Context: an optimization exercise on an open-source flow, tuned for a short achievable clock period and few clock cycles. The choices shown serve that exercise and are no tape-out recipe. The RTL was checked by simulation tests, not by an equivalence proof against the original design. Power and IR drop assume default switching activity.

placement.png
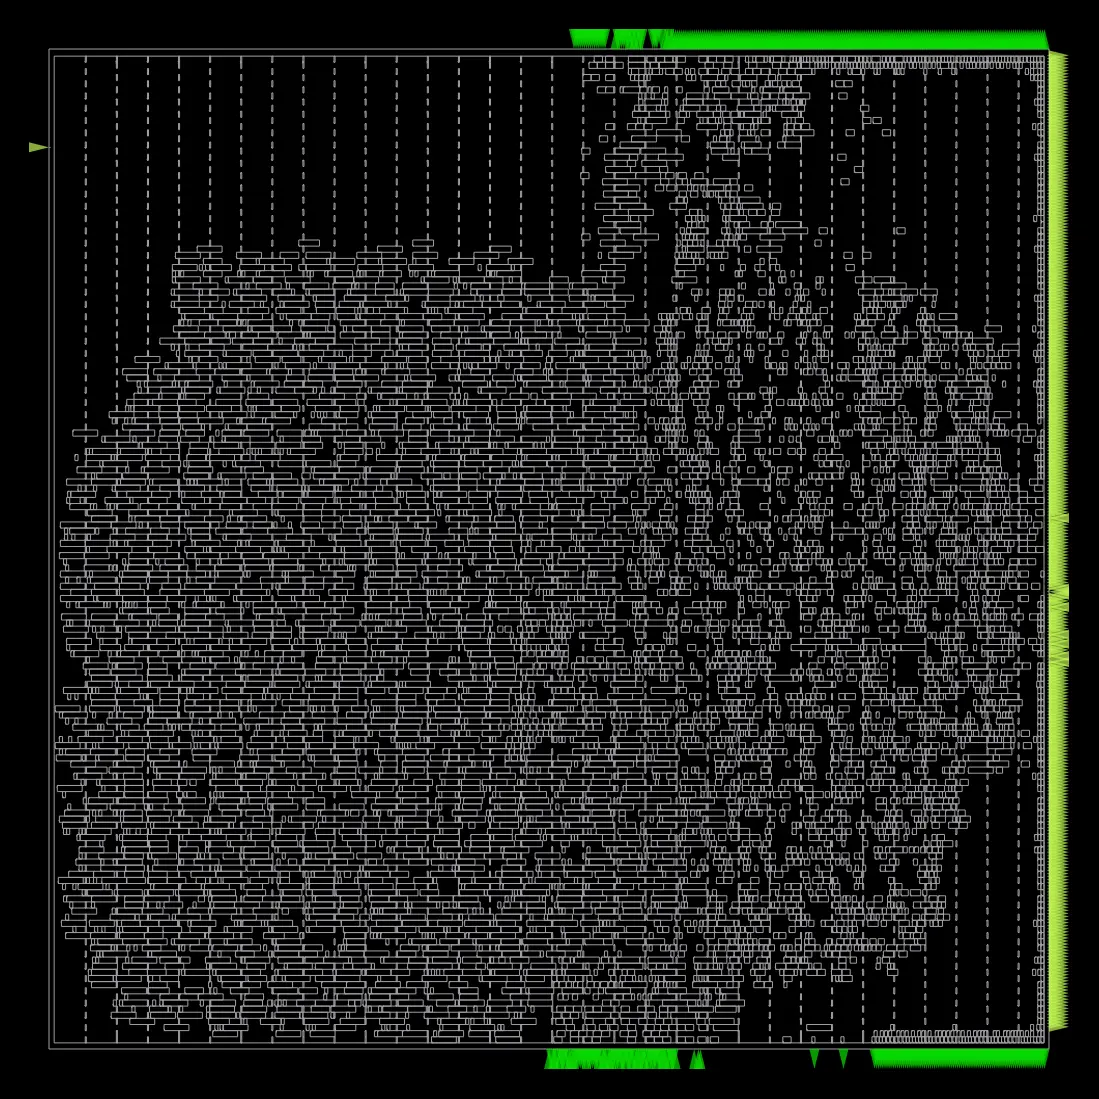
io_placement.png
Scale: 1 px per µm. Pins as bars across the die edge, other pins in gray.
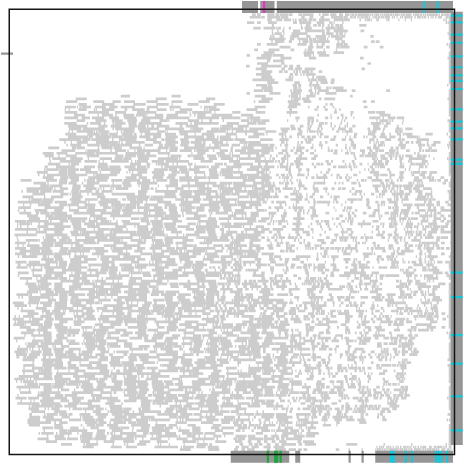
**flow/config.mk**
```make
export PLATFORM = sky130hd
export DESIGN_NAME = custom_cpu
export DESIGN_NICKNAME = custom_cpu
export VERILOG_FILES = /design/flow/design.v
export SDC_FILE = /design/flow/constraint.sdc
export NUM_CORES = 4
export LEC_CHECK = 0
export CAP_MARGIN = 20
export CORE_MARGIN = 2
export CORE_UTILIZATION = 40
export SLEW_MARGIN = 20
```
**flow/constraint.sdc**
```tcl
create_clock -name core_clock -period 13.0 [get_ports {clk}]
set_input_delay 2.6000 -clock core_clock [delete_from_list [all_inputs] [get_ports {clk}]]
set_output_delay 2.6000 -clock core_clock [all_outputs]
set_load 0.01 [all_outputs]
```
**flow/design.v**
```verilog
`timescale 10 ns / 1 ns
module alu(
	input [32 - 1:0] A,
	input [32 - 1:0] B,
	input [2:0] ALUop,
	output Overflow,
	output CarryOut,
	output Zero,
	output [32 - 1:0] Result
);
parameter AND  =3'b000;
parameter OR   =3'b001;
parameter ADD  =3'b010;
parameter SUB  =3'b110;
parameter SLT  =3'b111;
parameter SLTU =3'b011;
parameter XOR  =3'b100;
parameter NOR  =3'b101;
wire [32 - 1:0] and_res;
wire [32 - 1:0] or_res;
wire [32 - 1:0] add_sub_res;
wire [32 - 1:0] slt_res;
wire [32 - 1:0] xor_res;
wire [32 - 1:0] nor_res;
wire [32 - 1:0] sltu_res;
assign and_res =A&B;
assign or_res  =A|B;
assign xor_res =A^B;
assign nor_res =~or_res;
wire [32 - 1:0] add_r;
wire [32 - 1:0] a;
wire [32 - 1:0] b;
wire s;
wire carry;
assign a = A;
assign b = (ALUop ==ADD)? B : ~B;
assign s = (ALUop ==ADD)? 0 : 1;
assign {carry,add_r} = {1'b0,a} + {1'b0,b} + s;
assign add_sub_res = add_r; 
assign Overflow = ((a[31]==0 && b[31]==0 && add_r[31]==1) || (a[31]==1 && b[31]==1 && add_r[31]==0))?1:0;
assign CarryOut = carry ^ s;
assign slt_res  = add_r[31] ^ Overflow;
assign sltu_res = CarryOut;
assign Result = ({ 32{ ALUop == ADD  || ALUop == SUB} } & add_sub_res ) |
                ({ 32{ ALUop == AND  } } & and_res ) |
                ({ 32{ ALUop == OR   } } & or_res  ) |
                ({ 32{ ALUop == XOR  } } & xor_res ) |
                ({ 32{ ALUop == NOR  } } & nor_res ) |
                ({ 32{ ALUop == SLT  } } & slt_res ) |
                ({ 32{ ALUop == SLTU } } & sltu_res) ;
assign Zero = Result? 0 : 1;
endmodule
`timescale 10 ns / 1 ns
module shifter (
	input [32 - 1:0] A,
	input [32 - 1:0] B,
	input [1:0] Shiftop,
	output [32 - 1:0] Result
);
parameter sll = 2'b00;
parameter srl = 2'b10;
parameter sra = 2'b11;
wire [32 - 1:0] sra_res;
assign sra_res = $signed(A) >>> B[4:0];
assign Result = ({ 32{ Shiftop == sll } } & (A<<B[4:0]) ) |
                ({ 32{ Shiftop == srl } } & (A>>B[4:0]) ) |
                ({ 32{ Shiftop == sra } } & sra_res );
endmodule
`timescale 10 ns / 1 ns
module reg_file(
	input clk,
	input rst,
	input [5 - 1:0] waddr,
	input [5 - 1:0] raddr1,
	input [5 - 1:0] raddr2,
	input wen,
	input [32 - 1:0] wdata,
	output [32 - 1:0] rdata1,
	output [32 - 1:0] rdata2
);
    reg [31:0] r [31:0];
    always @ (posedge clk) begin
        if (rst) begin
            r[0] <= 32'b0;
            r[1] <= 32'b0;
            r[2] <= 32'b0;
            r[3] <= 32'b0;
            r[4] <= 32'b0;
            r[5] <= 32'b0;
            r[6] <= 32'b0;
            r[7] <= 32'b0;
            r[8] <= 32'b0;
            r[9] <= 32'b0;
            r[10] <= 32'b0;
            r[11] <= 32'b0;
            r[12] <= 32'b0;
            r[13] <= 32'b0;
            r[14] <= 32'b0;
            r[15] <= 32'b0;
            r[16] <= 32'b0;
            r[17] <= 32'b0;
            r[18] <= 32'b0;
            r[19] <= 32'b0;
            r[20] <= 32'b0;
            r[21] <= 32'b0;
            r[22] <= 32'b0;
            r[23] <= 32'b0;
            r[24] <= 32'b0;
            r[25] <= 32'b0;
            r[26] <= 32'b0;
            r[27] <= 32'b0;
            r[28] <= 32'b0;
            r[29] <= 32'b0;
            r[30] <= 32'b0;
            r[31] <= 32'b0;
        end
        else if (wen && !rst && (waddr != 5'b0)) begin
            r[waddr] <= wdata;
        end
        else begin
            r[waddr] <= r[waddr];
        end
    end
    assign rdata1 = (raddr1 == 5'b0)?32'b0:r[raddr1];
    assign rdata2 = (raddr2 == 5'b0)?32'b0:r[raddr2];
endmodule
`timescale 10ns / 1ns
module custom_cpu(
	input  rst,
	input  clk,
	output [31:0] PC,
	output Inst_Req_Valid,
	input Inst_Req_Ready,
	input  [31:0] Instruction,
	input Inst_Valid,
	output Inst_Ready,
	output [31:0] Address,
	output MemWrite,
	output [31:0] Write_data,
	output [3:0] Write_strb,
	output MemRead,
	input Mem_Req_Ready,
	input  [31:0] Read_data,
	input Read_data_Valid,
	output Read_data_Ready, 
    output [31:0]	cpu_perf_cnt_0,
    output [31:0]	cpu_perf_cnt_1,
    output [31:0]	cpu_perf_cnt_2,
    output [31:0]	cpu_perf_cnt_3,
    output [31:0]	cpu_perf_cnt_4,
    output [31:0]	cpu_perf_cnt_5,
    output [31:0]	cpu_perf_cnt_6,
    output [31:0]	cpu_perf_cnt_7,
    output [31:0]	cpu_perf_cnt_8,
    output [31:0]	cpu_perf_cnt_9,
    output [31:0]	cpu_perf_cnt_10,
    output [31:0]	cpu_perf_cnt_11,
    output [31:0]	cpu_perf_cnt_12,
    output [31:0]	cpu_perf_cnt_13,
    output [31:0]	cpu_perf_cnt_14,
    output [31:0]	cpu_perf_cnt_15
);
	wire			RF_wen;
	wire [4:0]		RF_waddr;
	wire [31:0]		RF_wdata;
  wire [31:0] RF_rdata1;
  wire [31:0] RF_rdata2;
  wire [31:0] alu_A;
  wire [31:0] alu_B;
  wire [31:0] alu_result;
  wire [3:0]  aluop;
  wire zero;
wire [6:0] opcode;
wire [4:0] rd;
wire [2:0] funct3;
wire [4:0] rs1;
wire [4:0] rs2;
wire [6:0] funct7;
wire lui;
wire auipc;
wire jal;
wire B_Type;  
wire jalr;
wire I_Type;  
wire Store;   
wire Load;    
wire R_Type;  
wire R_C;     
wire R_S;     
wire Shift;   
wire U_Type;  
wire I_C;     
wire I_S;     
wire B1;
wire B2;
wire B_c1;
wire B_c2;
wire [31:0] extend;
wire [31:0] lb_data;
wire [31:0] lbu_data;
wire [31:0] lh_data;
wire [31:0] lhu_data;
wire [31:0] wdata_res;
wire sb;
wire sh;
wire [31:0] sb_data;
wire [31:0] sh_data;
wire [31:0] PC_4;
wire [31:0] PC_B;
wire [31:0] PC_jalr;
wire [31:0] PC_result;
wire [31:0] PC_next;
wire [31:0] shift_A;
wire [31:0] shift_B;
wire [1:0] shiftop;
wire [31:0] Shift_result;
reg [31:0] cycle_cnt;
always @(posedge clk) begin
       if(rst)
         cycle_cnt <=32'b0;
       else
         cycle_cnt <= cycle_cnt + 32'b1;
end
assign cpu_perf_cnt_0 = cycle_cnt;
assign cpu_perf_cnt_1 = 32'b0;
assign cpu_perf_cnt_2 = 32'b0;
assign cpu_perf_cnt_3 = 32'b0;
assign cpu_perf_cnt_4 = 32'b0;
assign cpu_perf_cnt_5 = 32'b0;
assign cpu_perf_cnt_6 = 32'b0;
assign cpu_perf_cnt_7 = 32'b0;
assign cpu_perf_cnt_8 = 32'b0;
assign cpu_perf_cnt_9 = 32'b0;
assign cpu_perf_cnt_10 = 32'b0;
assign cpu_perf_cnt_11 = 32'b0;
assign cpu_perf_cnt_12 = 32'b0;
assign cpu_perf_cnt_13 = 32'b0;
assign cpu_perf_cnt_14 = 32'b0;
assign cpu_perf_cnt_15 = 32'b0;
localparam IF  = 9'b000000001;
localparam IW  = 9'b000000010;
localparam ID  = 9'b000000100;
localparam EX  = 9'b000001000;
localparam LD  = 9'b000010000;
localparam ST  = 9'b000100000;
localparam WB  = 9'b001000000;
localparam RDW = 9'b010000000;
localparam RST = 9'b100000000;
reg [31:0] PC_r;
reg [31:0] Read_data_r;
reg [31:0] Instruction_r;
reg [8:0] current_state;
reg [8:0] next_state;
always @(posedge clk) begin
       if(rst)
          PC_r <=32'b0;
       else if (current_state == EX)
          PC_r <=PC_next;
       else
          PC_r <= PC_r;
end
reg [31:0] PC_hold;
always @(posedge clk) begin
       if (current_state == IF)
          PC_hold <= PC_r;
end
assign PC = (current_state == IF)?PC_r:PC_hold;
always @(posedge clk) begin
       if (current_state == IW && (Inst_Valid && Inst_Ready))
          Instruction_r <= Instruction;
       else
          Instruction_r <= Instruction_r;
end
always @(posedge clk) begin
       if (current_state == RDW && (Read_data_Valid && Read_data_Ready))
          Read_data_r <= Read_data;
       else
          Read_data_r <= Read_data_r;
end
always @ (posedge clk) begin
       if (rst) begin
           current_state <= RST;
       end
       else begin
           current_state <= next_state;
       end
end
always @ (*) begin
       case (current_state)
           RST:begin
              next_state = IF;
           end
           IF:begin
             if(Inst_Req_Ready)
                next_state = IW;
             else
                next_state = IF;
           end
           IW:begin
             if(Inst_Valid)
                next_state = ID;
             else
                next_state = IW;
           end
           ID:begin
                next_state = EX;
           end
           EX:begin
             if(B_Type)
                next_state = IF;
             else if(Store)
                next_state = ST;
             else if(Load)
                next_state = LD;
             else 
                next_state = WB;
           end
           LD:begin
             if(Mem_Req_Ready)
                next_state = RDW;
             else
                next_state = LD;
           end
           ST:begin
             if(Mem_Req_Ready)
                next_state = IF;
             else
                next_state = ST;
           end
           RDW:begin
             if(Read_data_Valid)
                next_state = WB;
             else
                next_state = RDW;
           end
           WB:begin
              next_state = IF;
           end
           default:
              next_state = current_state;
       endcase
end
assign Inst_Ready     =((current_state == IW) || (current_state == RST))?1:0;
assign Inst_Req_Valid =(current_state == IF)?1:0;
assign Read_data_Ready=((current_state == RDW) || (current_state == RST))?1:0;
assign MemRead        =(current_state == LD)?1:0;
assign MemWrite       =(current_state == ST)?1:0;
assign opcode = Instruction_r [6:0];
assign rd     = Instruction_r [11:7];
assign funct3 = Instruction_r [14:12];
assign rs1    = Instruction_r [19:15];
assign rs2    = Instruction_r [24:20];
assign funct7 = Instruction_r [31:25];
assign Address[31:0] = {alu_result [31:2],2'b0};
assign lui    = (opcode == 7'b0110111)?1:0;
assign auipc  = (opcode == 7'b0010111)?1:0;
assign jal    = (opcode == 7'b1101111)?1:0;
assign B_Type = (opcode == 7'b1100011)?1:0;
assign jalr   = (opcode == 7'b1100111)?1:0;
assign I_Type = (opcode == 7'b0010011)?1:0;
assign Store  = (opcode == 7'b0100011)?1:0;
assign Load   = (opcode == 7'b0000011)?1:0;
assign R_Type = (opcode == 7'b0110011)?1:0;
assign R_S    = R_Type && (funct3[0] && !funct3[1]);
assign R_C    = R_Type && !R_S;
assign U_Type = lui || auipc;
assign I_S    = I_Type && (funct3[0] && !funct3[1]);
assign I_C    = I_Type && !I_S;
assign Shift  = R_S || I_S;
assign extend = jal?{{12{Instruction_r[31]}},Instruction_r[19:12],Instruction_r[20],Instruction_r[30:21],1'b0}:
                (jalr|I_C|Load)?{{20{Instruction_r[31]}},Instruction_r[31:20]}:
                B_Type?{{20{Instruction_r[31]}},Instruction_r[7],Instruction_r[30:25],Instruction_r[11:8],1'b0}:
                Store?{{20{Instruction_r[31]}},Instruction_r[31:25],Instruction_r[11:7]}:
                {Instruction_r [31:12],12'b0}; 
assign B1 = (B_Type && (funct3[2] == 0))?1:0;
assign B2 = (B_Type && (funct3[2] == 1))?1:0;
assign B_c1 = B1? funct3[0]^zero:0;
assign B_c2 = B2? funct3[0]^alu_result:0;
assign lb_data = (Load&alu_result[1]&&alu_result[0])?{{24{Read_data_r[31]}},Read_data_r[31:24]}:
                 (Load&alu_result[1]&&!alu_result[0])?{{24{Read_data_r[23]}},Read_data_r[23:16]}:
                 (Load&!alu_result[1]&&alu_result[0])?{{24{Read_data_r[15]}},Read_data_r[15:8]}:
                 {{24{Read_data_r[7]}},Read_data_r[7:0]};
assign lbu_data = (Load&alu_result[1]&&alu_result[0])?{24'b0,Read_data_r[31:24]}:
                 (Load&alu_result[1]&&!alu_result[0])?{24'b0,Read_data_r[23:16]}:
                 (Load&!alu_result[1]&&alu_result[0])?{24'b0,Read_data_r[15:8]}:
                 {24'b0,Read_data_r[7:0]};
assign lh_data = (Load&&!alu_result[1]&&!alu_result[0])?{{16{Read_data_r[15]}},Read_data_r[15:0]}:{{16{Read_data_r[31]}},Read_data_r[31:16]};
assign lhu_data = (Load&&!alu_result[1]&&!alu_result[0])?{16'b0,Read_data_r[15:0]}:{16'b0,Read_data_r[31:16]};
assign wdata_res = (Load&(funct3[2:0]==3'b000))?lb_data:
                   (Load&(funct3[2:0]==3'b100))?lbu_data:
		   (Load&(funct3[2:0]==3'b001))?lh_data:
                   (Load&(funct3[2:0]==3'b101))?lhu_data: 
                   Read_data_r[31:0];
assign sb  = (Store & (funct3[2:0]==3'b000))?1:0;
assign sh  = (Store & (funct3[2:0]==3'b001))?1:0;
assign sb_data =  (Store &(!alu_result[1]&&!alu_result[0]))?{24'b0,RF_rdata2[7:0]}:
                  (Store &(!alu_result[1]&& alu_result[0]))?{16'b0,RF_rdata2[7:0], 8'b0}:
                  (Store &( alu_result[1]&&!alu_result[0]))?{ 8'b0,RF_rdata2[7:0],16'b0}:
                  (Store &( alu_result[1]&& alu_result[0]))?{RF_rdata2[7:0],24'b0}:0;
assign sh_data = (Store &( alu_result[1]))?{RF_rdata2[15:0],16'b0}:
                 (Store &(!alu_result[1]))?{16'b0,RF_rdata2[15:0]}:0;
assign Write_data = sb?sb_data:sh?sh_data:RF_rdata2;
assign Write_strb[0]=Store?(sb?(!alu_result[1]&&!alu_result[0]):
                     sh?(!alu_result[1]):
                     1):0;
assign Write_strb[1]=Store?(sb?(!alu_result[1]&& alu_result[0]):
                     sh?(!alu_result[1]):
                     1):0;
assign Write_strb[2]=Store?(sb?( alu_result[1]&&!alu_result[0]):
                     sh?( alu_result[1]):
                     1):0;
assign Write_strb[3]=Store?(sb?( alu_result[1]& alu_result[0]):
                     sh?( alu_result[1]):
                     1):0;
assign RF_wen = (current_state==WB)?1:0;
assign RF_waddr = rd;                       
assign RF_wdata = Load? wdata_res:
                  lui?  extend:
                  auipc?PC_B:
                  jal|jalr?PC+4:
                  Shift?Shift_result:
                  alu_result;
reg_file RF(
.clk(clk), 
.rst(rst), 
.waddr(RF_waddr), 
.raddr1(rs1), 
.raddr2(rs2), 
.wen(RF_wen), 
.wdata(RF_wdata),
.rdata1(RF_rdata1), 
.rdata2(RF_rdata2)
);
localparam AND  =3'b000;
localparam OR   =3'b001;
localparam ADD  =3'b010;
localparam SUB  =3'b110;
localparam SLT  =3'b111;
localparam SLTU =3'b011;
localparam XOR  =3'b100;
localparam NOR  =3'b101;
assign alu_A = jal?PC_r:RF_rdata1;
assign alu_B = B_Type|R_C?RF_rdata2:extend;
wire [2:0]  aluop_RI;
assign aluop_RI = ((R_C||I_C)&&(funct3[2:0]==3'b100))?XOR:
                  ((R_C||I_C)&&(funct3[2:0]==3'b110))? OR:
                  ((R_C||I_C)&&(funct3[2:0]==3'b111))?AND:             
                  ((R_C||I_C)&&(funct3[2:0]==3'b010))?SLT:
                  ((R_C||I_C)&&(funct3[2:0]==3'b011))?SLTU:
                  (R_C&&(funct3[2:0]==3'b000)&&funct7[5])?SUB:
                  ADD;
assign aluop = B1?SUB:
               (B2&&(!funct3[1]))?SLT:
               (B2&&funct3[1])?SLTU:
               R_C||I_C?aluop_RI:
               ADD;
alu ALU(
.A(alu_A), 
.B(alu_B), 
.ALUop(aluop), 
.Overflow(), 
.CarryOut(), 
.Zero(zero), 
.Result(alu_result)
);
assign PC_4 = PC_r + 4;
assign PC_B = PC+extend;
assign PC_jalr = alu_result & 32'hfffffffe; 
assign PC_next = (jal|B_c1|B_c2)?PC_B:
                 jalr?PC_jalr:
		 PC_4;
assign shift_A = RF_rdata1;
assign shift_B = I_S?{27'b0,rs2[4:0]}:RF_rdata2;
assign shiftop = funct3[2]?{funct3[0],funct7[5]}:{funct3[2:1]};
shifter Shifter(
.A(shift_A), 
.B(shift_B), 
.Shiftop(shiftop),
.Result(Shift_result)
);
endmodule
```
**flow/run.sh**
```bash
#!/bin/bash
# synth_recipe.tcl (not shown) runs the flow's synth.tcl, then flattens the netlist and writes it again
# the make line also repeats each setting of config.mk as NAME=value (left out here)
make -C /OpenROAD-flow-scripts/flow DESIGN_CONFIG=/design/flow/config.mk WORK_HOME=/design/flow/orfs CLKGATE_MAP_FILE= SYNTH_SCRIPT=/design/flow/synth_recipe.tcl finish
```
==> metrics.cfg <==
[finish]
seq_share_pct = 41.06
fin_util_pct = 44.31
multiInputGateArea_um2 = 38300
num-nonclk-buffers = 424
multi_input_area_share_pct = 44.93
multi_input_cells = 4952
buffer_area_share_pct = 4.606
clock_tree_area_fraction_pct = 5.076
inverters = 134
antenna_cells = 7
layout.nets = 7053

[global_routing]
track_usage_pct = 32.33
gr-total-overflow = 0
use_met1_pct = 39.60
busiest_layer = met2
antenna_found_initial = 17
grt_pass1_vias = 56340

[yosys]
ys_seq_area_share_pct = 45.20
synth_area_um2 = 77370
ys_warn_count = 3
synth-edff-count = 1088
synth-main-ff-cell = edfxtp_1
synthArstFlopShare_pct = 0
ys_seq_elements = 1203
synth_cell_types = 94
syn_avg_cell_area_um2 = 11.32

[power]
power_frac_comb_pct = 37.5
power_frac_clock_pct = 28.8
p_clk_mw = 3.82
intPower_mw = 8.029
switching_share_pct = 39.51
irDropWorstVdd_mv = 0.1173
powerComb_mw = 4.98

[job]
drv_cap = 0

[setup_path]
crit_path_end_kind = output pin
cpLargestDelayFamily = compound AO/OA/AOI/OAI gates
slowest_delay_ps = 1190
rrSetupSlack_ps = 2880
path_cells = nand4bb_1 > o41ai_1 > nor2_1 > a21oi_1 > a21oi_1 > xor2_1 > ha_1 > and3_1 > and2_1 > a221o_1 > a221o_1 > a21oi_1 > nand4_1 > nor3b_1 > o31ai_1 > and2_1 > buf_4 > nor3_1 > nand2b_1 > o221ai_1 > clkdlybuf4s50_1
cp-startpoint = Instruction_r[3]$_DFFE_PP_
r2r_end = PC_r[3]$_SDFFE_PP0P_
critPathBufInv = 2
r2r-start = Instruction_r[3]$_DFFE_PP_
critical_path.startpoint_type = flop
path_depth = 21
cp_max_fo = 16
ff2ff_path_depth = 26

[detailed_routing]
wl_per_cell_um = 34.29
wl_met3_um = 40390
vias = 59540
wl_met1_um = 110800
routed.top_layer = met5

[sta]
final.setup.tns_ps = 0
slew_headroom_pct = 14.46
tightest_slew_ps = 1275
hold_viol = 0
layout_worst_path_cycle_share_pct = 93.97
fin_crit_ps = 12220
drv_slew = 0
finClkSkew_ps = 75.50

[clock_network]
cts.clk_slew.worst_paths_ps = 60
clk_latency_ps = 840
cts_tree = built
cts_buffer_depth = 3

[min_path]
min_path_cells = 1
hold_path_end = cycle_cnt[0]$_SDFF_PP0_

[placement]
gp_congestion = 1.030
io_buffers = 204

[floorplanning]
pin_count = 687

[outcome]
status = finished clean

Testbench counts, summed over its fixed seeds: cycles 67,340.
Notes on placement.png above:
# Taps: 2,526
row cnt: 161
core area: 192,400 µm²
Layout Cells excl Fill: 9,493
Fill cells: 17,570

Notes on io_placement.png above:
[`Read_data_Valid`] magenta | pins: 1 | direction: input | edge: north
[`cpu_perf_cnt_13`] cyan | pins: 32 | direction: output | edge: 21 east, 9 south, 2 north
[`Write_strb`] green | pins: 4 | direction: output | edge: south
Die H: 443.8 µm
width of the chip: 443.8 µm

## synth_stat cells, types with 47 or more instances
master / count / share of area (%)
nand2_1: 602 / 2.9
nor2_1: 1279 / 6.2
nand3_1: 101 / 0.65
xor2_1: 94 / 1.1
inv_1: 132 / 0.64
a21o_1: 47 / 0.46
a21oi_1: 223 / 1.4
ha_1: 130 / 2.1
clkbuf_1: 357 / 1.7
buf_4: 488 / 4.7
and3_1: 57 / 0.46
dfxtp_1: 115 / 3.0
edfxtp_1: 1088 / 42
buf_2: 131 / 0.85
nor3_1: 59 / 0.38
mux2_2: 49 / 0.71
buf_1: 76 / 0.37
xnor2_1: 56 / 0.63
mux4_2: 629 / 18
mux2i_1: 238 / 3.1
o21ai_0: 200 / 1.3
## placed cells by master (no fill, tap or decap), drive strengths merged, types with 16 or more instances in the layout
cell           count
o22a              16
a31oi             36
or3               30
clkinv            65
inv              141
o21a              20
nand2b            34
nor4              42
xnor2             56
o221ai            25
o22ai             46
clkbuf           168
mux2i            238
nand4             33
o21ai            209
nand3            101
edfxtp          1088
nor2            1279
xor2              94
a21o              47
dfxtp            115
a21oi            223
conb             514
and2              38
ha               130
and3              57
buf              221
mux2              50
clkdlybuf4s50    203
a211oi            48
mux4             629
nor2b             16
nand2            602
o211ai            37
nor3              63
## stage by stage
| step | power, mW | cell area (µm²) | std cells | hold WS [ps] | worst slack [ps] |
|---|---|---|---|---|---|
| after floorplan | 7.374 | 79300 | 7348 | 456.6 | 3209 |
| after global placement | 9.291 | 80810 | 9236 | 440.5 | 2074 |
| after detailed placement | 9.304 | 80810 | 9236 | 447.3 | 2031 |
| after CTS | 13.08 | 85140 | 9483 | 463.9 | 1126 |
| after global routing | 13.56 | 85230 | 9487 | 519.6 | 485.6 |
| final | 13.27 | 85240 | 9493 | 461.3 | 784.2 |
## cell families (layout without fill, tap and decap cells)
| kind of cell | after synthesis | after routing | share of synthesized area (%) |
|---|---|---|---|
| AO/OA/AOI/OAI | 879 | 879 | 7.450 |
| XOR/XNOR | 150 | 150 | 1.698 |
| adder cells (fa/ha/maj) | 132 | 132 | 2.154 |
| buffers and inverters | 1193 | 805 | 8.435 |
| flip-flops | 1203 | 1203 | 45.20 |
| multiplexers | 917 | 917 | 22.12 |
| other | 1 | 521 | 0.004847 |
| AND/OR/NAND/NOR | 2360 | 2360 | 12.94 |

==> port drivers added, routing unchanged <==
In the flow no input, the clock included, has a driving cell. The finished layout below was timed again as built, in two steps. Step 1, drivers: a clkbuf_16 drives clk and a buf_2 each remaining input, both assumed. Step 2 moves the port delays by t, midway between the first and last clock arrival at a register: inputs arrive t later, outputs are due t later. That takes back most of the time a late clock gives input paths. Three values: ideal ports, drivers, drivers and shift; two values: the first two.
shift t [ns]: 0.883
setup WS [ns]: 0.784 / 0.706 / 1.589
worst register clock-pin slew, ns: 0.06 / 0.06
worst data-port slew with drivers (ns): 0.11
pins driven straight from the clock port: 1
After both steps this run still meets setup and hold. For this run, drivers alone change the setup slack by -0.078 ns; drivers and shift together by +0.805 ns.
